Context: an optimization exercise on an open-source flow, tuned for small area. The choices shown serve that exercise and are no tape-out recipe.
At most, simulation tests tie the RTL to the original design; equivalence was not proved.
The series may have gaps, and a smaller design here may also do less where the tests do not look.
For run 3, only the layout was checked, not whether the RTL still works.
Power figures rest on the tool's default switching activity, not on a simulated workload.

Run 1, wires after detailed routing:
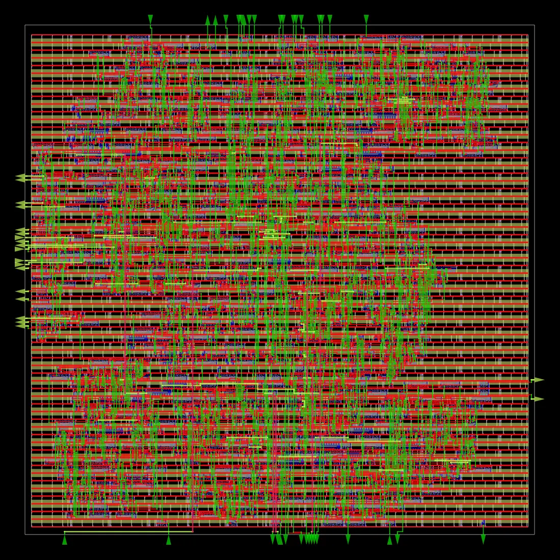
Run 1, cell classes on the final placement:
Drawn at 2 px/um. Fill, decap, tap and diode cells in grey.
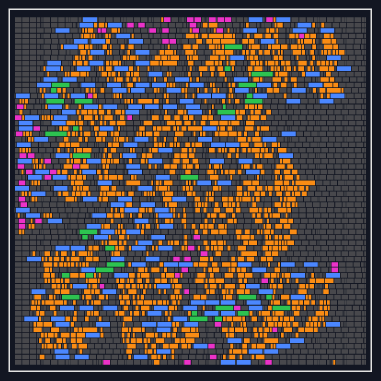
Run 1, PDN straps and rails:
Drawn at 2 px/um. Pins as bars on the die edge.
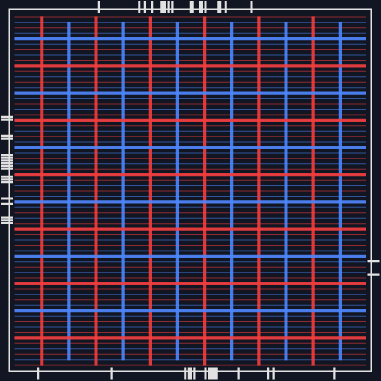
### design.v
`timescale 1ns / 1ps
module ssdControl(
    input clk, rst, BTNC, BTNL, BTNR, BTNU, BTND,
    input[3:0] pol1, pol2, thief1, thief2,
    output reg [6:0] ssd,
    output reg [7:0] AN,
    output reg [15:0] LED
    );
    reg [2:0] select;
    wire outClk, outClkSlow, outReset, outU, outR, outL, outD, sigD, sigU, sigL, sigR, sigReset;
    reg [3:0]  digit, t1, t2, p1, p2;
    reg [7:0] moveCount, minMoves;
    wire[7:0] decimalCount;
    reg wonGame, lostGame;
    wire tick1kHz, tick1Hz;
    task getDistance;
        input [3:0] p1, p2, t1, t2;
        output reg [7:0] distance;
        reg [3:0] xDiff, yDiff;
        begin
            xDiff  = t1 - p1;
            if(xDiff[3] == 1)
                xDiff = ~xDiff+1;  
            yDiff  = t2 - p2;
            if(yDiff[3] == 1)
                yDiff = ~yDiff+1;  
            distance = xDiff + yDiff;
        end
    endtask
    clkDivider ssdClk(.clk(clk), .rst(rst), .out_1kHz(outClk), .rise(tick1kHz));
    clkDivider2 ledClk(.clk(clk), .rst(rst), .outSig(outClkSlow), .rise(tick1Hz));
    bcd bcdDecoder(.number(moveCount), .tens(decimalCount[7:4]), .ones(decimalCount[3:0]));
    Filter #(.wd(16),.n(65535),.bound(64000)) resetButton(.clk(clk),.rst(rst),.data_in(BTNC), .data_out(outReset));
    Debouncer centerD(.clk(clk),.rst(rst),.sigIn(outReset),.sigOut(sigReset));
    Filter #(.wd(16),.n(65535),.bound(64000)) left(.clk(clk),.rst(rst),.data_in(BTNL), .data_out(outL));
    Debouncer leftD(.clk(clk),.rst(rst),.sigIn(outL),.sigOut(sigL));
    Filter #(.wd(16),.n(65535),.bound(64000)) right(.clk(clk),.rst(rst),.data_in(BTNR), .data_out(outR));
    Debouncer rightD(.clk(clk),.rst(rst),.sigIn(outR), .sigOut(sigR));
    Filter #(.wd(16),.n(65535),.bound(64000)) up(.clk(clk),.rst(rst),.data_in(BTNU), .data_out(outU));
    Debouncer upD(.clk(clk),.rst(rst),.sigIn(outU), .sigOut(sigU));
    Filter #(.wd(16),.n(65535),.bound(64000)) down(.clk(clk),.rst(rst),.data_in(BTND), .data_out(outD));
    Debouncer downD(.clk(clk),.rst(rst),.sigIn(outD), .sigOut(sigD));
    always@(posedge clk)
    begin
        if(rst)
            LED[15:0] <= {16{1'b0}};
        else if(!tick1Hz)
            LED[15:0] <= LED[15:0];
        else if(wonGame == 1)
            LED[15:0] <= ~LED[15:0];
        else
            LED[15:0] <= {15{1'b0}};
    end
    always@(posedge clk)
    begin
        if(rst)
        begin
            wonGame <= 0;
            lostGame <= 0;
            p1 <= 0;
            p2 <= 0;
            t1 <= 0;
            t2 <= 0;
            moveCount <= 0;
            minMoves <= 0;
        end
        else
        begin
        if((p1 == t1) && (p2 == t2) && moveCount < (minMoves+6))
        begin
            wonGame <= 1;
        end
        else if(moveCount >= (minMoves+5))
            lostGame <= 1;
        else
        begin
            wonGame <= 0;
            lostGame <= 0;
        end
        if(sigReset)     
        begin
            p1 <= pol1;
            p2 <= pol2;
            t1 <= thief1;
            t2 <= thief2;
            moveCount <= 0;
            getDistance(pol1, pol2, thief1, thief2, minMoves);  
        end
        else if(wonGame || lostGame)
        begin
            p1 <= p1;
            p2 <= p2;
            moveCount <= moveCount;
        end
        else if(sigL)     
        begin
            moveCount <= moveCount + 1;
            if(p1 != 4'b0000)
                p1 <= p1 - 1;
        end
        else if(sigR)     
        begin
            moveCount <= moveCount + 1;
            if(p1 != 4'b1111)
                p1 <= p1 + 1;
        end
        else if(sigU)     
        begin
            moveCount <= moveCount + 1;
            if(p2 != 4'b1111)
                p2 <= p2 + 1;
        end
        else if(sigD)     
        begin
            moveCount <= moveCount + 1;
            if(p2 != 4'b0000)
                p2 <= p2 - 1;
        end
        end
    end
    always@(posedge clk)
    begin
        if (rst)
            select <= 0;
        else if (!tick1kHz)
            select <= select;
        else if (outReset)
            select <= 0;
        else
            select <= select + 1;
    end
    always@(*)
    case(select)
    3'b000:
        begin
        digit <= p2;
        AN <= 8'b11101111;
    end
    3'b001:
    begin
        digit <= p1;
        AN <= 8'b11011111;
    end
    3'b010:
    begin
        digit <= t2;
        AN <= 8'b10111111;
    end
    3'b011:
    begin
        digit <= t1;
        AN <= 8'b01111111;
    end
    3'b100:
    begin
        digit <= decimalCount[7:4];
        AN <= 8'b11111101;
    end
    3'b101:
    begin
        digit <= decimalCount[3:0];
        AN <= 8'b11111110;
    end
    default:
    begin
        digit <= decimalCount[3:0];
        AN <= 8'b11111111;
    end
    endcase
    always @(posedge clk)
    if (rst)
      ssd <= 7'b0000000;
    else
    case (digit)
      4'b0000: ssd <= 7'b0000001;
      4'b0001: ssd <= 7'b1001111;
      4'b0010: ssd <= 7'b0010010;
      4'b0011: ssd <= 7'b0000110;
      4'b0100: ssd <= 7'b1001100;
      4'b0101: ssd <= 7'b0100100;
      4'b0110: ssd <= 7'b0100000;
      4'b0111: ssd <= 7'b0001111;
      4'b1000: ssd <= 7'b0000000;
      4'b1001: ssd <= 7'b0000100;
      4'b1010: ssd <= 7'b0001000;
      4'b1011: ssd <= 7'b1100000;
      4'b1100: ssd <= 7'b0110001;
      4'b1101: ssd <= 7'b1000010;
      4'b1110: ssd <= 7'b0110000;
      4'b1111: ssd <= 7'b0111000;
endcase   
endmodule
module clkDivider(
    input clk,
    input rst,
    output reg out_1kHz,
    output rise
    );
    reg [16:0] count_reg;
    assign rise = !(count_reg < 1000) && !out_1kHz;
    always @(posedge clk) begin
     if (rst) begin
        count_reg <= 0;
        out_1kHz <= 0;
     end
     else begin
        if (count_reg < 1000) 
        begin
            count_reg <= count_reg + 1;
        end 
        else begin
            count_reg <= 0;
            out_1kHz <= ~out_1kHz;
            end	
        end
    end
endmodule
module clkDivider2(
    input clk,
    input rst,
    output reg outSig,
    output rise
    );
    reg [27:0] count_reg;
    assign rise = !(count_reg < 500000) && !outSig;
    always @(posedge clk) begin
     if (rst) begin
        count_reg <= 0;
        outSig <= 0;
     end
     else begin
        if (count_reg < 500000) 
        begin
            count_reg <= count_reg + 1;
        end 
        else begin
            count_reg <= 0;
            outSig <= ~outSig;
            end	
        end
    end
endmodule
module Debouncer(
    input clk, rst, sigIn,
    output sigOut
);
    wire q;
    dff_resetless r1(.clk(clk), .rst(rst), .data(sigIn), .q(q));
    assign sigOut = sigIn & !q;
endmodule
module dff_resetless(
    input clk,
    input rst,
    input data, 
    output reg q
);
    always@(posedge clk)
    begin
        if (rst)
            q <= 1'b0;
        else
            q <= data;
    end
endmodule
module bcd(number, tens, ones);
   input  [7:0] number;
   output reg [3:0] tens;
   output reg [3:0] ones;
   reg [19:0] shift;
   integer i;
   always @(*)
   begin
      shift[19:8] = 0;
      shift[7:0] = number;
      for (i=0; i<8; i=i+1) begin
         if (shift[11:8] >= 5)
            shift[11:8] = shift[11:8] + 3;
         if (shift[15:12] >= 5)
            shift[15:12] = shift[15:12] + 3;
         shift = shift << 1;
      end
      tens     = shift[15:12];
      ones     = shift[11:8];
   end
endmodule
`timescale 1ns / 1ps
 module Filter(	
      clk,rst,data_in,
      data_out
);
 input clk,rst,data_in;
 output  data_out;
 parameter   wd=3;
 parameter   n=7;
 parameter   bound=5;
 reg holder;
 reg[wd-1:0] counter;
	always @(posedge clk)
		begin
			if(rst)
				begin
					counter <= {wd{1'b0}};
					holder <= 1'b0;
				end
			else
				begin
					if(data_in == 1'b1 && counter < n)
						counter <= counter + {{(wd-1){1'd0}},1'd1};
					else if(data_in == 1'b0 && counter > 0)	
						counter <= counter + {(wd){1'd1}};
					holder <= data_out;
				end
		end
    assign data_out		= (counter <= n-bound)? 1'b0:
						  (counter >= bound)? 1'b1 : holder;
endmodule
### run.sh
#!/bin/bash
# synth_recipe.tcl (not shown) runs the flow's synth.tcl, then flattens the netlist and writes it again
# the make line also repeats each setting of config.mk as NAME=value (left out here)
make -C /OpenROAD-flow-scripts/flow DESIGN_CONFIG=/design/flow/config.mk WORK_HOME=/design/flow/orfs CLKGATE_MAP_FILE= SYNTH_SCRIPT=/design/flow/synth_recipe.tcl finish
### config.mk
export PLATFORM = sky130hd
export DESIGN_NAME = ssdControl
export DESIGN_NICKNAME = ssdControl
export VERILOG_FILES = /design/flow/design.v
export SDC_FILE = /design/flow/constraint.sdc
export NUM_CORES = 4
export LEC_CHECK = 0
export CAP_MARGIN = 20
export CORE_MARGIN = 2
export CORE_UTILIZATION = 40
export SLEW_MARGIN = 20
### constraint.sdc
create_clock -name core_clock -period 10.0 [get_ports {clk}]
set_input_delay 2.0000 -clock core_clock [delete_from_list [all_inputs] [get_ports {clk}]]
set_output_delay 2.0000 -clock core_clock [all_outputs]
set_load 0.01 [all_outputs]
==> reports/metrics.cfg, run 1 <==
[clock_tree]
h-tree-depth=4
post_cts_resized=0
root_buffer=clkbuf_16
cts.sinks=189
cts.clk_slew.worst_paths_ns=0.07
cts_setup_buffers=0
cts_buffers=17

[synth]
synth_cell_types=85
syn-cell-area_sq_mm=0.0124
synth_fa_ha_area_share_pct=14.3
yosysTopAreaCellShare_pct=30.4
synthArstFlopShare_pct=0
ys_ff_latch=189
syn_inst=1500
synth-xor-area-share_pct=9.23
yosysMostFrequentCell=dfxtp_1
synthMuxAreaShare_pct=2.45
synth_area_leader_cell=dfxtp_1
synth-main-ff-cell=dfxtp_1

[timing]
hold_viol=0
fmax_ghz=0.133
slew-limit-headroom_pct=39.5
fin_worst_skew_ns=0.0136

[worst_setup_path]
crit_arrival_ns=7.89
worst_ep_required_time_ns=10.34
crit_path_max_incr_delay_ns=0.57
cp_num_buf_inv=4
cpLargestDelayFamily=compound AO/OA/AOI/OAI gates
path_class=reg2reg
critPathLaunchType=flop
r2r-start=moveCount[5]
cp_common_cell=ha_1

[worst_hold_path]
hold_depth=2
worstHoldEndpoint=ssdClk.count_reg[9]

[place]
dp_hpwl_um=20400

[power]
leakage_nw=5.92
powerDensity_mw_per_mm2=179

[finish]
num_antenna_cells=0
finalNetCount=1698
area_growth_pct=12.2

[floorplan]
design.die.area_sq_mm=0.0325
ioPinCount=54
initial_core_util_pct=40.6
core_area_sq_mm=0.0306
rows=64

[grt]
grt_first_pass_wirelength_um=46800
overflow=0
track_usage_pct=17.0
grt_pass1_vias=9965

[status]
status=finished clean

[detailed_routing]
drtPass1Iterations=5
viasPerCell=5.33
final_antenna_net_count=0

[run]
max-cap-violations=0

Notes on 'wires after detailed routing' above:
routed wl met2: 13200 um
DR WL/cell: 14.1 um
met3 routed WL: 661 um
WL final: 27500 um
WL met1: 13100 um

Notes on 'cell classes on the final placement' above:
legend:
  remaining buffers and delay cells:
    colour: magenta
    cells: 59
  combinational and other logic:
    colour: orange
    cells: 1273
  sequential cells:
    colour: blue
    cells: 189
  clock drivers and dummy loads:
    colour: green
    cells: 32

Notes on 'PDN straps and rails' above:
legend:
  VDD:
    colour: blue
  VSS:
    colour: red
signal pins: 54
met4 straps: 12
rows: 64

==> run 1: through the flow <==
stage                     setup WS, ns  power (W)  area [sq um]
final                             2.45    0.00250         14000
after global routing              1.65    0.00268         14000
after CTS                         2.39    0.00252         14000
after detailed placement          2.43    0.00179         13300
after global placement            2.73    0.00177         13300
after floorplan                   3.27    0.00161         12500
==> run 1: cell usage in the layout (no fill, tap or decap), types with 17 or more instances in the layout <==
cell / instances
nand4_1: 25
nor3_1: 32
o21ai_0: 41
clkdlybuf4s50_1: 50
nor4_1: 17
dfxtp_1: 189
nand3_1: 44
a21o_1: 30
a21oi_1: 171
xor2_1: 61
o21bai_1: 27
clkbuf_16: 17
xnor2_1: 70
nand2_1: 92
mux2i_1: 21
ha_1: 125
inv_1: 78
conb_1: 18
nor2_1: 177
==> run 1: layer usage <==
metal	routed length (um)	part of all wire, %	vias to the layer above	GRT usage (%)
met2	13200	48	123	29.3
met3	661	2.4	23	2.65
met4	497	1.8	0	5.77
met1	13100	48	4824	21.6
li1	-	-	5417	-
met5	0	0	-	0
==> run 1: worst max path at each step <==
stage / start / end / slack, ns / cells after the start
3_5_place_dp: moveCount[5] / ssd[3] / 2.43 / 33
2_1_floorplan: moveCount[5] / ssd[3] / 3.27 / 34
5_1_grt: moveCount[5] / ssd[3] / 1.65 / 33
4_1_cts: moveCount[5] / ssd[3] / 2.39 / 33
6_report: moveCount[5] / ssd[3] / 2.45 / 33
3_3_place_gp: moveCount[5] / ssd[3] / 2.73 / 31
==> run 1: final cells by class <==
| class | count | area, sq um |
|---|---|---|
| Inverter | 79 | 297 |
| Clock inverter | 14 | 176 |
| Multi-Input combinational cell | 1194 | 8190 |
| Fill cell | 3010 | 16600 |
| Sequential cell | 189 | 3780 |
| Timing Repair Buffer | 59 | 566 |
| Tap cell | 396 | 495 |
| Clock buffer | 18 | 439 |
==> run 1: worst min-delay path, delay by kind of cell, from the launching register on <==
family                 cells  cell delay, ns
AOI/OAI and AO/OA          1            0.05
buffers and inverters      1            0.05
DFF                        1            0.31
==> run 1: report_power, final <==
group / internal, W / switching, W
sequential: 0.000852 / 0.0000911
clock: 0.000387 / 0.000334
combinational: 0.000392 / 0.000441
--- run 2 (changed files replaced; the others as in run 1) ---
==> design.v <==
`timescale 1ns / 1ps
module ssdControl(
    input clk, rst, BTNC, BTNL, BTNR, BTNU, BTND,
    input [3:0] pol1, pol2, thief1, thief2,
    output [6:0] ssd,
    output reg [7:0] AN,
    output [15:0] LED
    );
    wire lvlC, sigC, sigL, sigR, sigU, sigD;
    wire lvlL, lvlR, lvlU, lvlD;
    Filter fC(.clk(clk), .rst(rst), .data_in(BTNC), .data_out(lvlC), .rise(sigC));
    Filter fL(.clk(clk), .rst(rst), .data_in(BTNL), .data_out(lvlL), .rise(sigL));
    Filter fR(.clk(clk), .rst(rst), .data_in(BTNR), .data_out(lvlR), .rise(sigR));
    Filter fU(.clk(clk), .rst(rst), .data_in(BTNU), .data_out(lvlU), .rise(sigU));
    Filter fD(.clk(clk), .rst(rst), .data_in(BTND), .data_out(lvlD), .rise(sigD));
    wire tick1kHz, tick1Hz;
    Divider #(.N(11), .TA(11), .TB(9),  .T(11'h0d8),   .J(11'h6bf))
        dFast(.clk(clk), .rst(rst), .tick(tick1kHz));
    Divider #(.N(20), .TA(20), .TB(17), .T(20'hb2514), .J(20'hf7c8a))
        dSlow(.clk(clk), .rst(rst), .tick(tick1Hz));
    reg led;
    reg wonGame, lostGame;
    always @(posedge clk)
        if (rst)
            led <= 1'b0;
        else if (tick1Hz)
            led <= wonGame & ~led;
    assign LED = {16{led}};
    reg [3:0] p1, p2, t1, t2;
    reg [1:0] tens;
    reg [3:0] ones;
    reg [4:0] left;
    wire [3:0] dx0 = thief1 - pol1;
    wire [3:0] dy0 = thief2 - pol2;
    wire [3:0] dx  = dx0[3] ? -dx0 : dx0;
    wire [3:0] dy  = dy0[3] ? -dy0 : dy0;
    wire [4:0] dist6 = dx + dy + 5'd6;
    wire win  = (p1 == t1) && (p2 == t2) && (left != 5'd0);
    wire lose = (left[4:1] == 4'd0);
    wire move = ~(wonGame | lostGame) & (sigL | sigR | sigU | sigD);
    always @(posedge clk)
    begin
        if (rst) begin
            wonGame <= 1'b0;
            lostGame <= 1'b0;
            p1 <= 4'd0;
            p2 <= 4'd0;
            t1 <= 4'd0;
            t2 <= 4'd0;
            tens <= 2'd0;
            ones <= 4'd0;
            left <= 5'd6;
        end else begin
            if (win)
                wonGame <= 1'b1;
            else if (lose)
                lostGame <= 1'b1;
            else begin
                wonGame <= 1'b0;
                lostGame <= 1'b0;
            end
            if (sigC) begin
                p1 <= pol1;
                p2 <= pol2;
                t1 <= thief1;
                t2 <= thief2;
                tens <= 2'd0;
                ones <= 4'd0;
                left <= dist6;
            end else if (move) begin
                left <= left - 5'd1;
                if (ones == 4'd9) begin
                    ones <= 4'd0;
                    tens <= tens + 2'd1;
                end else
                    ones <= ones + 4'd1;
                if (sigL) begin
                    if (p1 != 4'd0) p1 <= p1 - 4'd1;
                end else if (sigR) begin
                    if (p1 != 4'd15) p1 <= p1 + 4'd1;
                end else if (sigU) begin
                    if (p2 != 4'd15) p2 <= p2 + 4'd1;
                end else begin
                    if (p2 != 4'd0) p2 <= p2 - 4'd1;
                end
            end
        end
    end
    reg [2:0] select;
    always @(posedge clk)
        if (rst)
            select <= 3'd0;
        else if (tick1kHz)
            select <= lvlC ? 3'd0 : select + 3'd1;
    reg [3:0] digit;
    always @(*)
        case (select)
        3'd0: begin digit = p2;            AN = 8'b11101111; end
        3'd1: begin digit = p1;            AN = 8'b11011111; end
        3'd2: begin digit = t2;            AN = 8'b10111111; end
        3'd3: begin digit = t1;            AN = 8'b01111111; end
        3'd4: begin digit = {2'b00, tens}; AN = 8'b11111101; end
        3'd5: begin digit = ones;          AN = 8'b11111110; end
        default: begin digit = ones;       AN = 8'b11111111; end
        endcase
    reg [3:0] shown;
    always @(posedge clk)
        if (rst)
            shown <= 4'd8;
        else
            shown <= digit;
    reg [6:0] seg;
    always @(*)
        case (shown)
        4'h0: seg = 7'b0000001;
        4'h1: seg = 7'b1001111;
        4'h2: seg = 7'b0010010;
        4'h3: seg = 7'b0000110;
        4'h4: seg = 7'b1001100;
        4'h5: seg = 7'b0100100;
        4'h6: seg = 7'b0100000;
        4'h7: seg = 7'b0001111;
        4'h8: seg = 7'b0000000;
        4'h9: seg = 7'b0000100;
        4'ha: seg = 7'b0001000;
        4'hb: seg = 7'b1100000;
        4'hc: seg = 7'b0110001;
        4'hd: seg = 7'b1000010;
        4'he: seg = 7'b0110000;
        default: seg = 7'b0111000;
        endcase
    assign ssd = seg;
endmodule
module Divider #(
    parameter N = 11,
    parameter TA = 11,
    parameter TB = 9,
    parameter [N-1:0] T = 0,
    parameter [N-1:0] J = 0
) (
    input clk,
    input rst,
    output tick
);
    reg [N-1:0] s;
    assign tick = (s == T);
    always @(posedge clk)
        if (rst)
            s <= {N{1'b0}};
        else if (tick)
            s <= J;
        else
            s <= {s[N-2:0], ~(s[TA-1] ^ s[TB-1])};
endmodule
`timescale 1ns / 1ps
module Filter(
    input  clk,
    input  rst,
    input  data_in,
    output data_out,    
    output rise         
);
    localparam [15:0] S_ON  = 16'h3068;    
    localparam [15:0] S_OFF = 16'h7e17;    
    reg [15:0] c;
    reg        h;
    wire z_up = ~|c[14:0];
    wire z_dn = ~|c[15:1] & c[0];
    wire f_up = c[15] ^ c[13] ^ c[12] ^ c[10] ^ z_up;
    wire f_dn = c[0] ^ c[14] ^ c[13] ^ c[11] ^ z_dn;
    always @(posedge clk)
        if (rst)
            c <= 16'h0000;
        else if (data_in)
            c <= {c[14] | (c[15] & z_up), c[13:0], f_up};
        else
            c <= {f_dn, c[15:1]};
    wire hit_on  = (c == S_ON);
    wire hit_off = (c == S_OFF);
    assign data_out = h ? ~hit_off : hit_on;
    assign rise     = ~h & hit_on;
    always @(posedge clk)
        if (rst)
            h <= 1'b0;
        else
            h <= data_out;
endmodule
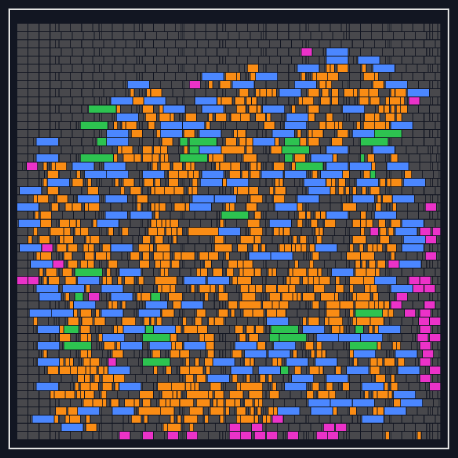
Run 2: cell classes on the final placement
Drawn at 3 px/um. Fill, decap, tap and diode cells in grey.
num rows: 51
core region area: 0.0196 sq mm
Seq/total area: 34.0%
Final Util: 46.9%
Design Area, Final: 0.00919 sq mm

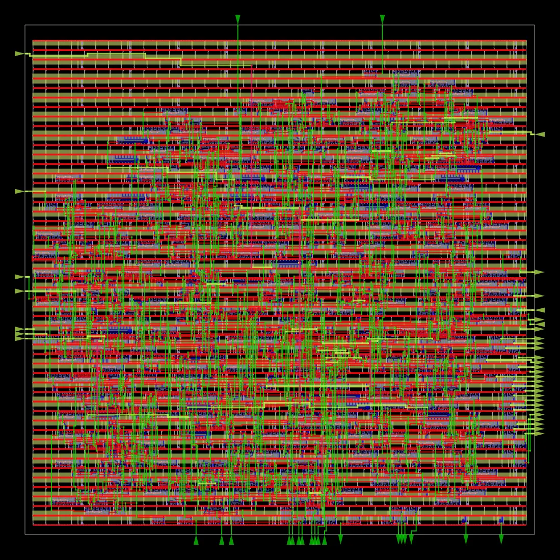
Run 2: wires after detailed routing
total number of vias: 6062
WL final: 16200 um
routed wl met2: 7390 um

==> reports/metrics.cfg, run 2 <==
[finish]
final_common_cell=dfxtp_1
area_growth_pct=14.0
largest_reg_flops=20
finalNetCount=975
layout_common_cells=dfxtp_1, nor2_1, mux2i_1
num_antenna_cells=0

[grt]
grt_first_pass_wirelength_um=27900
grt_pass1_vias=5746
track_usage_pct=15.8
overflow=0

[worst_hold_path]
hold_depth=1
hold_class=reg2reg
worstHoldEndpoint=dSlow.s[5]

[clock_tree]
h-tree-depth=4
cts_buffers=17
post_cts_resized=0
clockBufferDepth=2
cts_setup_buffers=0
cts.clk_slew.worst_paths_ns=0.06
root_buffer=clkbuf_16
hold_buffers=0
cts.sinks=156

[synth]
synth_cell_types=72
syn_inst=900
syn-cell-area_sq_mm=0.00806
yosysTopAreaCellShare_pct=38.8
ys_seq_area_share_pct=38.8
synth-main-ff-cell=dfxtp_1
synth_area_leaders=dfxtp_1, mux2i_1, nor2_1
synth_area_leader_cell=dfxtp_1
synth_common_cells=dfxtp_1, nor2_1, mux2i_1, nand2_1, xnor2_1
yosysMostFrequentCell=dfxtp_1
synthArstFlopShare_pct=0
ys_ff_latch=156
syn_area_per_cell_sq_um=8.95

[detailed_routing]
wl_per_cell_um=13.7
drtIter0Drc=314
viasPerCell=5.09
drtPass1Iterations=4
final_antenna_net_count=0

[worst_setup_path]
r2r-start=fU.c[8]
crit_path_max_fanout=3
rr_endpoint=p2[3]
crit_arrival_ns=5.12
r2r_slack_ns=6.95
worst_ep_required_time_ns=10.33
crit_path_max_incr_delay_ns=0.51
crit_chain=clkdlybuf4s50_1 -> inv_1 -> ha_1 -> a21o_1 -> a21oi_1 -> xnor2_1 -> nor2_1 -> xnor2_1 -> ha_1 -> inv_1 -> ha_1 -> a21o_1 -> a21oi_1 -> xnor2_1 -> nor2_1 -> a211oi_1
critPathLaunchType=input port
path_class=in2reg
endpoint_kind=flop

[power]
leakage_nw=3.62
powerDensity_mw_per_mm2=152

[run]
max-cap-violations=0

[place]
portBuffers=51
place.gp.congestion=0.783
dp_hpwl_um=11400

[timing]
min_period_ns=4.78
rsz0062_at_grt=false
hold_viol=0
fmax_ghz=0.209
finalSetupViolCount=0
fin_worst_skew_ns=0.00900
slew_viol_final=0
slew-limit-headroom_pct=33.1

[floorplan]
initial_core_util_pct=41.1
design.die.area_sq_mm=0.0213
die_w_um=146
die_h_um=146
ioPinCount=54

[status]
status=finished clean

## run 2: changes by cell type in the layout (fill, tap and decap cells not counted), sizes merged, moves of 27 or more
cell	change
nand3	-31
dfxtp	-33
mux2i	+62
o21bai	-27
inv	-43
ha	-90
xnor2	-27
xor2	-42
nand2	-45
nor2	-41
a21oi	-137
## run 2: worst max path at each step
stage,from,end,slack [ns],cells after the start
after detailed placement,pol1[1],left[4],4.77,16
final,pol1[1],left[4],5.22,16
after global placement,pol1[1],left[4],4.86,16
after global routing,pol1[1],left[4],4.98,16
after floorplan,thief1[0],left[4],5.49,16
after CTS,pol1[1],left[4],5.24,16
## run 2: metrics by stage
step / worst slack [ns] / power, W / cells / hold WS (ns) / area [sq um]
floorplan: 5.49 / 0.000755 / 901 / 0.421 / 8060
global placement: 4.86 / 0.000784 / 1158 / 0.431 / 8610
detailed placement: 4.77 / 0.000787 / 1158 / 0.436 / 8610
CTS: 5.24 / 0.00141 / 1190 / 0.445 / 9180
global route: 4.98 / 0.00146 / 1190 / 0.461 / 9190
finish: 5.22 / 0.00139 / 1190 / 0.437 / 9190
## run 2: final cells by class
type / count / area (sq um)
fill: 1902 / 10400
inverter: 41 / 159
clock inverter: 12 / 115
timing repair buffer: 53 / 523
multi-input combinational: 643 / 4480
clock buffer: 20 / 457
sequential: 156 / 3120
tap: 265 / 332
## run 2: layer usage
| layer | track usage, % | routed length [um] |
|---|---|---|
| met1 | 21.1 | 8060 |
| met2 | 25.1 | 7390 |
| met3 | 4.11 | 642 |
| met4 | 4.46 | 163 |
| met5 | 0 | 0 |
## run 2: power breakdown
part | switching [W] | internal (W)
logic | 0.0000700 | 0.0000643
clock network | 0.000265 | 0.000357
registers | 0.00000820 | 0.000629
## run 2: critical path, delay by kind of cell
kind            cells  cell delay, ns
fa+ha+maj           3            0.92
xor+xnor            3            0.49
simple gates        2            0.14
compound gates      5            0.88
buf+inv             3            0.67
## run 2: kinds of logic (layout without fill, tap and decap cells)
logic type	Yosys count	in the layout	share of synthesized area [%]
compound gates	122	122	10.5
xor+xnor	62	62	6.74
fa+ha+maj	40	40	6.68
buf+inv	102	126	5.76
flops	156	156	38.8
mux	85	85	10.6
other cells	1	2	0.0466
simple gates	332	332	21.0
==> run 3: a larger rewrite; changed files in full <==
==> design.v <==
`timescale 1ns / 1ps
module ssdControl(
    input clk, rst, BTNC, BTNL, BTNR, BTNU, BTND,
    input [3:0] pol1, pol2, thief1, thief2,
    output [6:0] ssd,
    output [7:0] AN,
    output [15:0] LED
    );
    wire lvlC, sigC, sigL, sigR, sigU, sigD;
    wire lvlL, lvlR, lvlU, lvlD;
    Filter fC(.clk(clk), .rst(rst), .data_in(BTNC), .data_out(lvlC), .rise(sigC));
    Filter fL(.clk(clk), .rst(rst), .data_in(BTNL), .data_out(lvlL), .rise(sigL));
    Filter fR(.clk(clk), .rst(rst), .data_in(BTNR), .data_out(lvlR), .rise(sigR));
    Filter fU(.clk(clk), .rst(rst), .data_in(BTNU), .data_out(lvlU), .rise(sigU));
    Filter fD(.clk(clk), .rst(rst), .data_in(BTND), .data_out(lvlD), .rise(sigD));
    wire tick1kHz, tick1Hz;
    Divider #(.N(11), .TA(11), .TB(9),  .T(11'h0d8),   .J(11'h6bf))
        dFast(.clk(clk), .rst(rst), .tick(tick1kHz));
    Divider #(.N(20), .TA(20), .TB(17), .T(20'hb2514), .J(20'hf7c8a))
        dSlow(.clk(clk), .rst(rst), .tick(tick1Hz));
    wire [3:0] p1, p2, t1, t2, ones;
    wire [1:0] tens;
    wire wonGame;
    Game game(.clk(clk), .rst(rst), .sigC(sigC), .sigL(sigL), .sigR(sigR), .sigU(sigU), .sigD(sigD),
              .pol1(pol1), .pol2(pol2), .thief1(thief1), .thief2(thief2),
              .p1(p1), .p2(p2), .t1(t1), .t2(t2), .tens(tens), .ones(ones), .wonGame(wonGame));
    Leds leds(.clk(clk), .rst(rst), .tick(tick1Hz), .won(wonGame), .LED(LED));
    Display disp(.clk(clk), .rst(rst), .tick(tick1kHz), .lvlC(lvlC),
                 .p1(p1), .p2(p2), .t1(t1), .t2(t2), .tens(tens), .ones(ones),
                 .AN(AN), .ssd(ssd));
endmodule
module Leds(input clk, input rst, input tick, input won, output [15:0] LED);
    reg led;
    always @(posedge clk)
        if (rst)
            led <= 1'b0;
        else if (tick)
            led <= won & ~led;
    assign LED = {16{led}};
endmodule
module Dist(input [3:0] pol1, pol2, thief1, thief2, output [4:0] mind);
    wire [3:0] dx, dy;
    AbsDiff ax(.t(thief1), .p(pol1), .d(dx));
    AbsDiff ay(.t(thief2), .p(pol2), .d(dy));
    wire s0 = dx[0] ^ dy[0];
    wire c1 = dx[0] & dy[0];
    wire s1 = dx[1] ^ dy[1] ^ c1;
    wire c2 = (dx[1] & dy[1]) | (c1 & (dx[1] ^ dy[1]));
    wire s2 = dx[2] ^ dy[2] ^ c2;
    wire c3 = (dx[2] & dy[2]) | (c2 & (dx[2] ^ dy[2]));
    wire s3 = (dx[3] ^ dy[3]) | c3;
    wire s4 = dx[3] & dy[3];
    assign mind = {s4, s3, s2, s1, s0};
endmodule
module AbsDiff(input [3:0] t, input [3:0] p, output [3:0] d);
    wire x0 = t[0] ^ p[0];
    wire b1 = ~t[0] & p[0];
    wire x1 = t[1] ^ p[1] ^ b1;
    wire b2 = (~t[1] & p[1]) | (~(t[1] ^ p[1]) & b1);
    wire x2 = t[2] ^ p[2] ^ b2;
    wire b3 = (~t[2] & p[2]) | (~(t[2] ^ p[2]) & b2);
    wire x3 = t[3] ^ p[3] ^ b3;
    assign d[0] = x0;
    assign d[1] = x1 ^ (x3 & x0);
    assign d[2] = x2 ^ (x3 & (x1 | x0));
    assign d[3] = x3 & ~(x2 | x1 | x0);
endmodule
module Coord(
    input clk, rst, load, inc, dec,
    input [3:0] val,
    output reg [3:0] p
);
    wire all1 = &p;
    wire all0 = ~|p;
    wire [3:0] ti = {p[2] & p[1] & p[0], p[1] & p[0], p[0], 1'b1} & {4{inc & ~all1}};
    wire [3:0] td = {~p[2] & ~p[1] & ~p[0], ~p[1] & ~p[0], ~p[0], 1'b1} & {4{dec & ~all0}};
    always @(posedge clk)
        if (rst)
            p <= 4'd0;
        else if (load)
            p <= val;
        else
            p <= p ^ ti ^ td;
endmodule
module Hold4(
    input clk, rst, load,
    input [3:0] val,
    output reg [3:0] q
);
    wire u = load & ~rst;
    wire w = ~load & ~rst;
    wire [3:0] nx;
    genvar i;
    generate
        for (i = 0; i < 4; i = i + 1) begin : g
            AndOr ao(.a(u), .b(val[i]), .c(w), .d(q[i]), .y(nx[i]));
        end
    endgenerate
    always @(posedge clk)
        q <= nx;
endmodule
module Game(
    input clk, rst, sigC, sigL, sigR, sigU, sigD,
    input [3:0] pol1, pol2, thief1, thief2,
    output [3:0] p1, p2, t1, t2,
    output reg [1:0] tens,
    output reg [3:0] ones,
    output reg wonGame
);
    reg lostGame;
    reg [4:0] left;
    wire [4:0] mind;
    Dist dist_i(.pol1(pol1), .pol2(pol2), .thief1(thief1), .thief2(thief2), .mind(mind));
    wire act  = ~sigC & ~(wonGame | lostGame);
    wire mL = act & sigL;
    wire mR = act & ~sigL & sigR;
    wire mU = act & ~sigL & ~sigR & sigU;
    wire mD = act & ~sigL & ~sigR & ~sigU & sigD;
    wire move = act & (sigL | sigR | sigU | sigD);
    Coord cx(.clk(clk), .rst(rst), .load(sigC), .inc(mR), .dec(mL), .val(pol1), .p(p1));
    Coord cy(.clk(clk), .rst(rst), .load(sigC), .inc(mU), .dec(mD), .val(pol2), .p(p2));
    Hold4 hx(.clk(clk), .rst(rst), .load(sigC), .val(thief1), .q(t1));
    Hold4 hy(.clk(clk), .rst(rst), .load(sigC), .val(thief2), .q(t2));
    wire eq   = (p1 == t1) & (p2 == t2);
    wire lose = (left[4:1] == 4'b1101);
    wire win  = eq & ~(lose & ~left[0]);
    always @(posedge clk)
        if (rst) begin
            wonGame <= 1'b0;
            lostGame <= 1'b0;
        end else begin
            wonGame <= win | (lose & wonGame);
            lostGame <= win ? lostGame : lose;
        end
    wire [4:0] bl = {~left[3] & ~left[2] & ~left[1] & ~left[0],
                     ~left[2] & ~left[1] & ~left[0], ~left[1] & ~left[0], ~left[0], 1'b1};
    wire nine = ones[3] & ones[0];
    wire [3:0] ones_inc = nine ? 4'd0 :
                          {ones[3] ^ (ones[2] & ones[1] & ones[0]), ones[2] ^ (ones[1] & ones[0]),
                           ones[1] ^ ones[0], ~ones[0]};
    always @(posedge clk)
        if (rst) begin
            tens <= 2'd0;
            ones <= 4'd0;
            left <= 5'd0;
        end else if (sigC) begin
            tens <= 2'd0;
            ones <= 4'd0;
            left <= mind;
        end else if (move) begin
            left <= left ^ bl;
            ones <= ones_inc;
            if (nine)
                tens <= {tens[1] ^ tens[0], ~tens[0]};
        end
endmodule
module Display(
    input clk, rst, tick, lvlC,
    input [3:0] p1, p2, t1, t2, ones,
    input [1:0] tens,
    output [7:0] AN,
    output [6:0] ssd
);
    reg [2:0] sel;
    always @(posedge clk)
        if (rst | (tick & lvlC))
            sel <= 3'd0;
        else if (tick)
            sel <= {sel[2] ^ (sel[1] & sel[0]), sel[1] ^ sel[0], ~sel[0]};
    assign AN[7] = ~(~sel[2] &  sel[1] &  sel[0]);
    assign AN[6] = ~(~sel[2] &  sel[1] & ~sel[0]);
    assign AN[5] = ~(~sel[2] & ~sel[1] &  sel[0]);
    assign AN[4] = ~(~sel[2] & ~sel[1] & ~sel[0]);
    assign AN[3] = 1'b1;
    assign AN[2] = 1'b1;
    assign AN[1] = ~( sel[2] & ~sel[1] & ~sel[0]);
    assign AN[0] = ~( sel[2] & ~sel[1] &  sel[0]);
    wire [3:0] pos = sel[0] ? (sel[1] ? t1 : p1) : (sel[1] ? t2 : p2);
    wire [3:0] cnt = (sel[1] | sel[0]) ? ones : {2'b00, tens};
    wire [3:0] digit = sel[2] ? cnt : pos;
    reg [3:0] shown;
    always @(posedge clk)
        if (rst)
            shown <= 4'd8;
        else
            shown <= digit;
    localparam [15:0] SEG6 = 16'b0010_1000_0001_0010;
    localparam [15:0] SEG5 = 16'b1101_1000_0110_0000;
    localparam [15:0] SEG4 = 16'b1101_0000_0000_0100;
    localparam [15:0] SEG3 = 16'b1000_0100_1001_0010;
    localparam [15:0] SEG2 = 16'b0000_0010_1011_1010;
    localparam [15:0] SEG1 = 16'b0010_0000_1000_1110;
    localparam [15:0] SEG0 = 16'b0001_0000_1000_0011;
    assign ssd = {SEG6[shown], SEG5[shown], SEG4[shown], SEG3[shown],
                  SEG2[shown], SEG1[shown], SEG0[shown]};
endmodule
module Divider #(
    parameter N = 11,
    parameter TA = 11,
    parameter TB = 9,
    parameter [N-1:0] T = 0,
    parameter [N-1:0] J = 0
) (
    input clk,
    input rst,
    output tick
);
    reg [N-1:0] s;
    assign tick = (s == T);
    always @(posedge clk)
        if (rst)
            s <= {N{1'b0}};
        else if (tick)
            s <= J;
        else
            s <= {s[N-2:0], ~(s[TA-1] ^ s[TB-1])};
endmodule
`timescale 1ns / 1ps
module Filter(
    input  clk,
    input  rst,
    input  data_in,
    output data_out,    
    output rise         
);
    localparam [15:0] S_ON  = 16'h3068;    
    localparam [15:0] S_OFF = 16'h7e17;    
    reg [15:0] c;
    reg        h;
    wire z_up = ~|c[14:0];
    wire z_dn = ~|c[15:1] & c[0];
    wire f_up = c[15] ^ c[13] ^ c[12] ^ c[10] ^ z_up;
    wire f_dn = c[0] ^ c[14] ^ c[13] ^ c[11] ^ z_dn;
    wire u = data_in & ~rst;
    wire w = ~data_in & ~rst;
    wire [15:0] c_up = {c[14] | (c[15] & z_up), c[13:0], f_up};
    wire [15:0] c_dn = {f_dn, c[15:1]};
    wire [15:0] c_nx;
    genvar i;
    generate
        for (i = 0; i < 16; i = i + 1) begin : g
            AndOr ao(.a(u), .b(c_up[i]), .c(w), .d(c_dn[i]), .y(c_nx[i]));
        end
    endgenerate
    always @(posedge clk)
        c <= c_nx;
    wire hit_on  = (c == S_ON);
    wire hit_off = (c == S_OFF);
    assign data_out = h ? ~hit_off : hit_on;
    assign rise     = ~h & hit_on;
    always @(posedge clk)
        if (rst)
            h <= 1'b0;
        else
            h <= data_out;
endmodule
module AndOr(input a, input b, input c, input d, output y);
    assign y = (a & b) | (c & d);
endmodule
==> reports/metrics.cfg, run 3 <==
[status]
status=finished clean

[finish]
fillCellCount=1780
register_area_sq_mm=0.00306
final_common_cell=dfxtp_1
fin_util_pct=46.7
largest_reg_flops=20
num_antenna_cells=0
multiInputGateArea_sq_mm=0.00406
area_growth_pct=15.0
fin_area_sq_mm=0.00868
finalNetCount=891
instances_no_fill=1094

[synth]
syn_area_per_cell_sq_um=8.98
yosysMostFrequentCell=dfxtp_1
synth_area_leaders=dfxtp_1, mux2i_1, nor2_1
synth-main-ff-cell=dfxtp_1
ys_ff_latch=153
ys_seq_area_share_pct=40.6
yosysTopAreaCellShare_pct=40.6
synth_area_leader_cell=dfxtp_1

[detailed_routing]
final_antenna_net_count=0
wl_per_cell_um=13.6
viasPerCell=5.16
drtPass1Iterations=4

[floorplan]
design.die.area_sq_mm=0.0200
ioPinCount=54
rows=50
die_h_um=141
initial_core_util_pct=40.6

[worst_setup_path]
crit_chain=clkdlybuf4s50_1 -> ha_1 -> inv_1 -> fa_1 -> fa_1 -> xnor2_1 -> xnor2_1 -> nor2_1 -> xnor2_1 -> fa_1 -> fa_1 -> nor2_1 -> a211oi_1
path_class=in2reg
crit_path_max_fanout=3
crit_path_max_incr_delay_ns=0.49
cp-startpoint=pol2[0]
r2r-start=fU.c[0]
cp_common_cell=fa_1
endpoint_kind=flop
critPathLaunchType=input port
cp_num_buf_inv=2

[grt]
track_usage_pct=15.7
met2_usage_pct=25.9
grt.met3_usage_pct=4.12
grt_pass1_vias=5422
grt_busiest_layer=met2
overflow=0
grt_first_pass_wirelength_um=25700

[clock_tree]
cts_buffers=17
hold_buffers=0
clockBufferDepth=2
root_buffer=clkbuf_16

[timing]
fmax_ghz=0.205
hold_viol=0
rsz0062_at_grt=false
finalSetupViolCount=0
min_period_ns=4.88
finalWorstSetupSlack_ns=5.12

[run]
max-cap-violations=0

[place]
dpl.cell_count=1062
placed_area_sq_mm=0.00805
place.gp.congestion=0.767

[power]
leakage_nw=3.32

[worst_hold_path]
hold_class=reg2reg

[run 3: cell count changes after synthesis, moves of 6 or more]
cell and delta:
o21ai_0 -13, or4_1 +6, inv_1 -14, a21oi_1 -7, nor2b_1 -6, clkbuf_1 +11
ha_1 -20
[run 3: routing by layer]
metal / share of wire [%] / vias up / wire length, um
met5: 0 / - / 0
met4: 1.4 / 0 / 212
met3: 2.7 / 15 / 396
met2: 47 / 69 / 7020
met1: 49 / 2665 / 7250
li1: - / 2896 / -
[run 3: logic make-up (layout without fill, tap and decap cells)]
| group | count (synthesis) | count (layout) | synth area share (%) |
|---|---|---|---|
| other | 1 | 2 | 0.0497 |
| XOR/XNOR | 65 | 65 | 7.54 |
| AO/OA/AOI/OAI | 84 | 84 | 7.39 |
| multiplexers | 89 | 89 | 12.6 |
| AND/OR/NAND/NOR | 333 | 333 | 22.0 |
| flip-flops | 153 | 153 | 40.6 |
| adder cells (fa/ha/maj) | 21 | 21 | 4.08 |
| buffers and inverters | 95 | 113 | 5.70 |
[run 3: final timing paths]
path                  endpoint  slack [ns]  cells past startpoint
setup reg to reg  game.ones[3]        7.26                      7
hold reg to reg     dSlow.s[8]        0.45                      1
hold / removal      dSlow.s[8]        0.45                      1
setup / recovery  game.left[2]        5.12                     13
[run 3: cell type report]
class / count / area share (%)
Clock buffer: 23 / 5.62
Clock inverter: 9 / 1.60
Inverter: 26 / 1.12
Sequential cell: 153 / 35.3
Multi-Input combinational cell: 594 / 46.8
Timing Repair Buffer: 55 / 6.20
Tap cell: 234 / 3.37
[run 3: where the power goes]
group / internal, W / switching, W
combinational: 0.0000485 / 0.0000532
clock: 0.000420 / 0.000245
sequential: 0.000618 / 0.0000110
[run 3: through the flow]
stage / hold WS (ns) / power [W]
5_1_grt: 0.480 / 0.00146
2_1_floorplan: 0.421 / 0.000718
6_report: 0.452 / 0.00140
3_5_place_dp: 0.438 / 0.000744
4_1_cts: 0.456 / 0.00141
3_3_place_gp: 0.427 / 0.000742
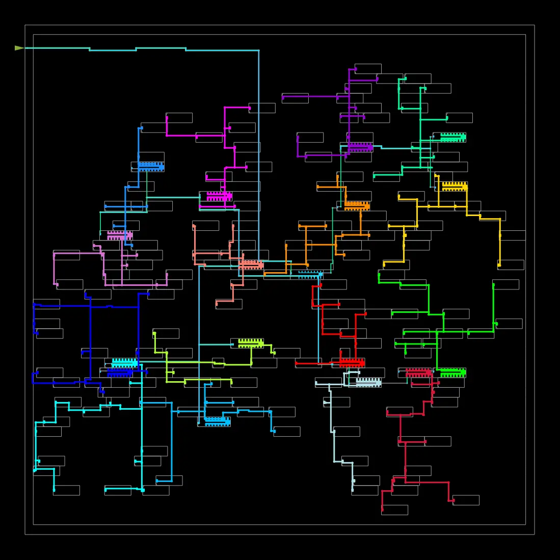
Run 3: clock tree branches
Seq Cell Count: 153
H-Tree Depth: 4

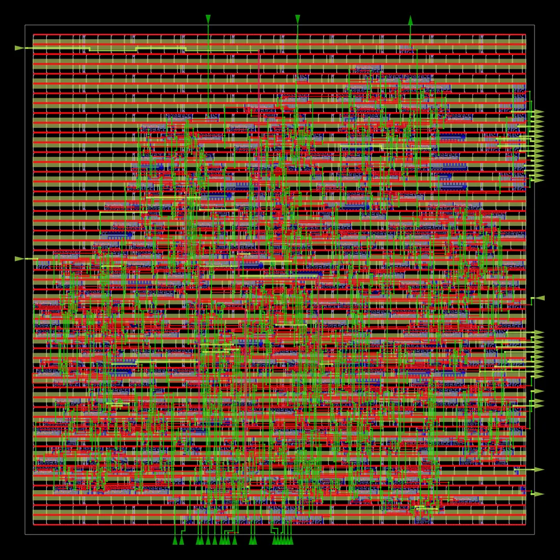
Run 3: wires after detailed routing
met3 routed WL: 396 um
total number of vias: 5645
top sig layer: met4

## afterwards: timing with drivers on the ports
Ports are ideal in the flow. The routed layouts listed here were re-timed in OpenROAD.
Step 1, drivers: a clkbuf_16 drives clk and a buf_2 each remaining input, both assumed.
Step 2, shift: input delay + t, output delay - t, t = (earliest + latest rising clock arrival at the registers) / 2. This alone moves slack from input paths to output paths.
Three values: ideal ports, drivers, drivers and shift; two values: the first two.
run | shift t [ns] | setup WS [ns] | latest minus earliest clock arrival (ns) | slew at the worst register clock pin (ns) | pins driven straight from the clock port
run 1 | 0.490 | 2.453 / 2.453 / 2.453 | 0.016 / 0.015 | 0.08 / 0.08 | 1
run 2 | 0.460 | 5.216 / 5.235 / 4.775 | 0.010 / 0.010 | 0.07 / 0.07 | 1
run 3 | 0.456 | 5.118 / 5.134 / 4.678 | 0.009 / 0.009 | 0.06 / 0.06 | 1
After both steps setup and hold are still met in every run listed. For run 2, which loses most, drivers alone change the setup slack by +0.019 ns; drivers and shift together by -0.441 ns.
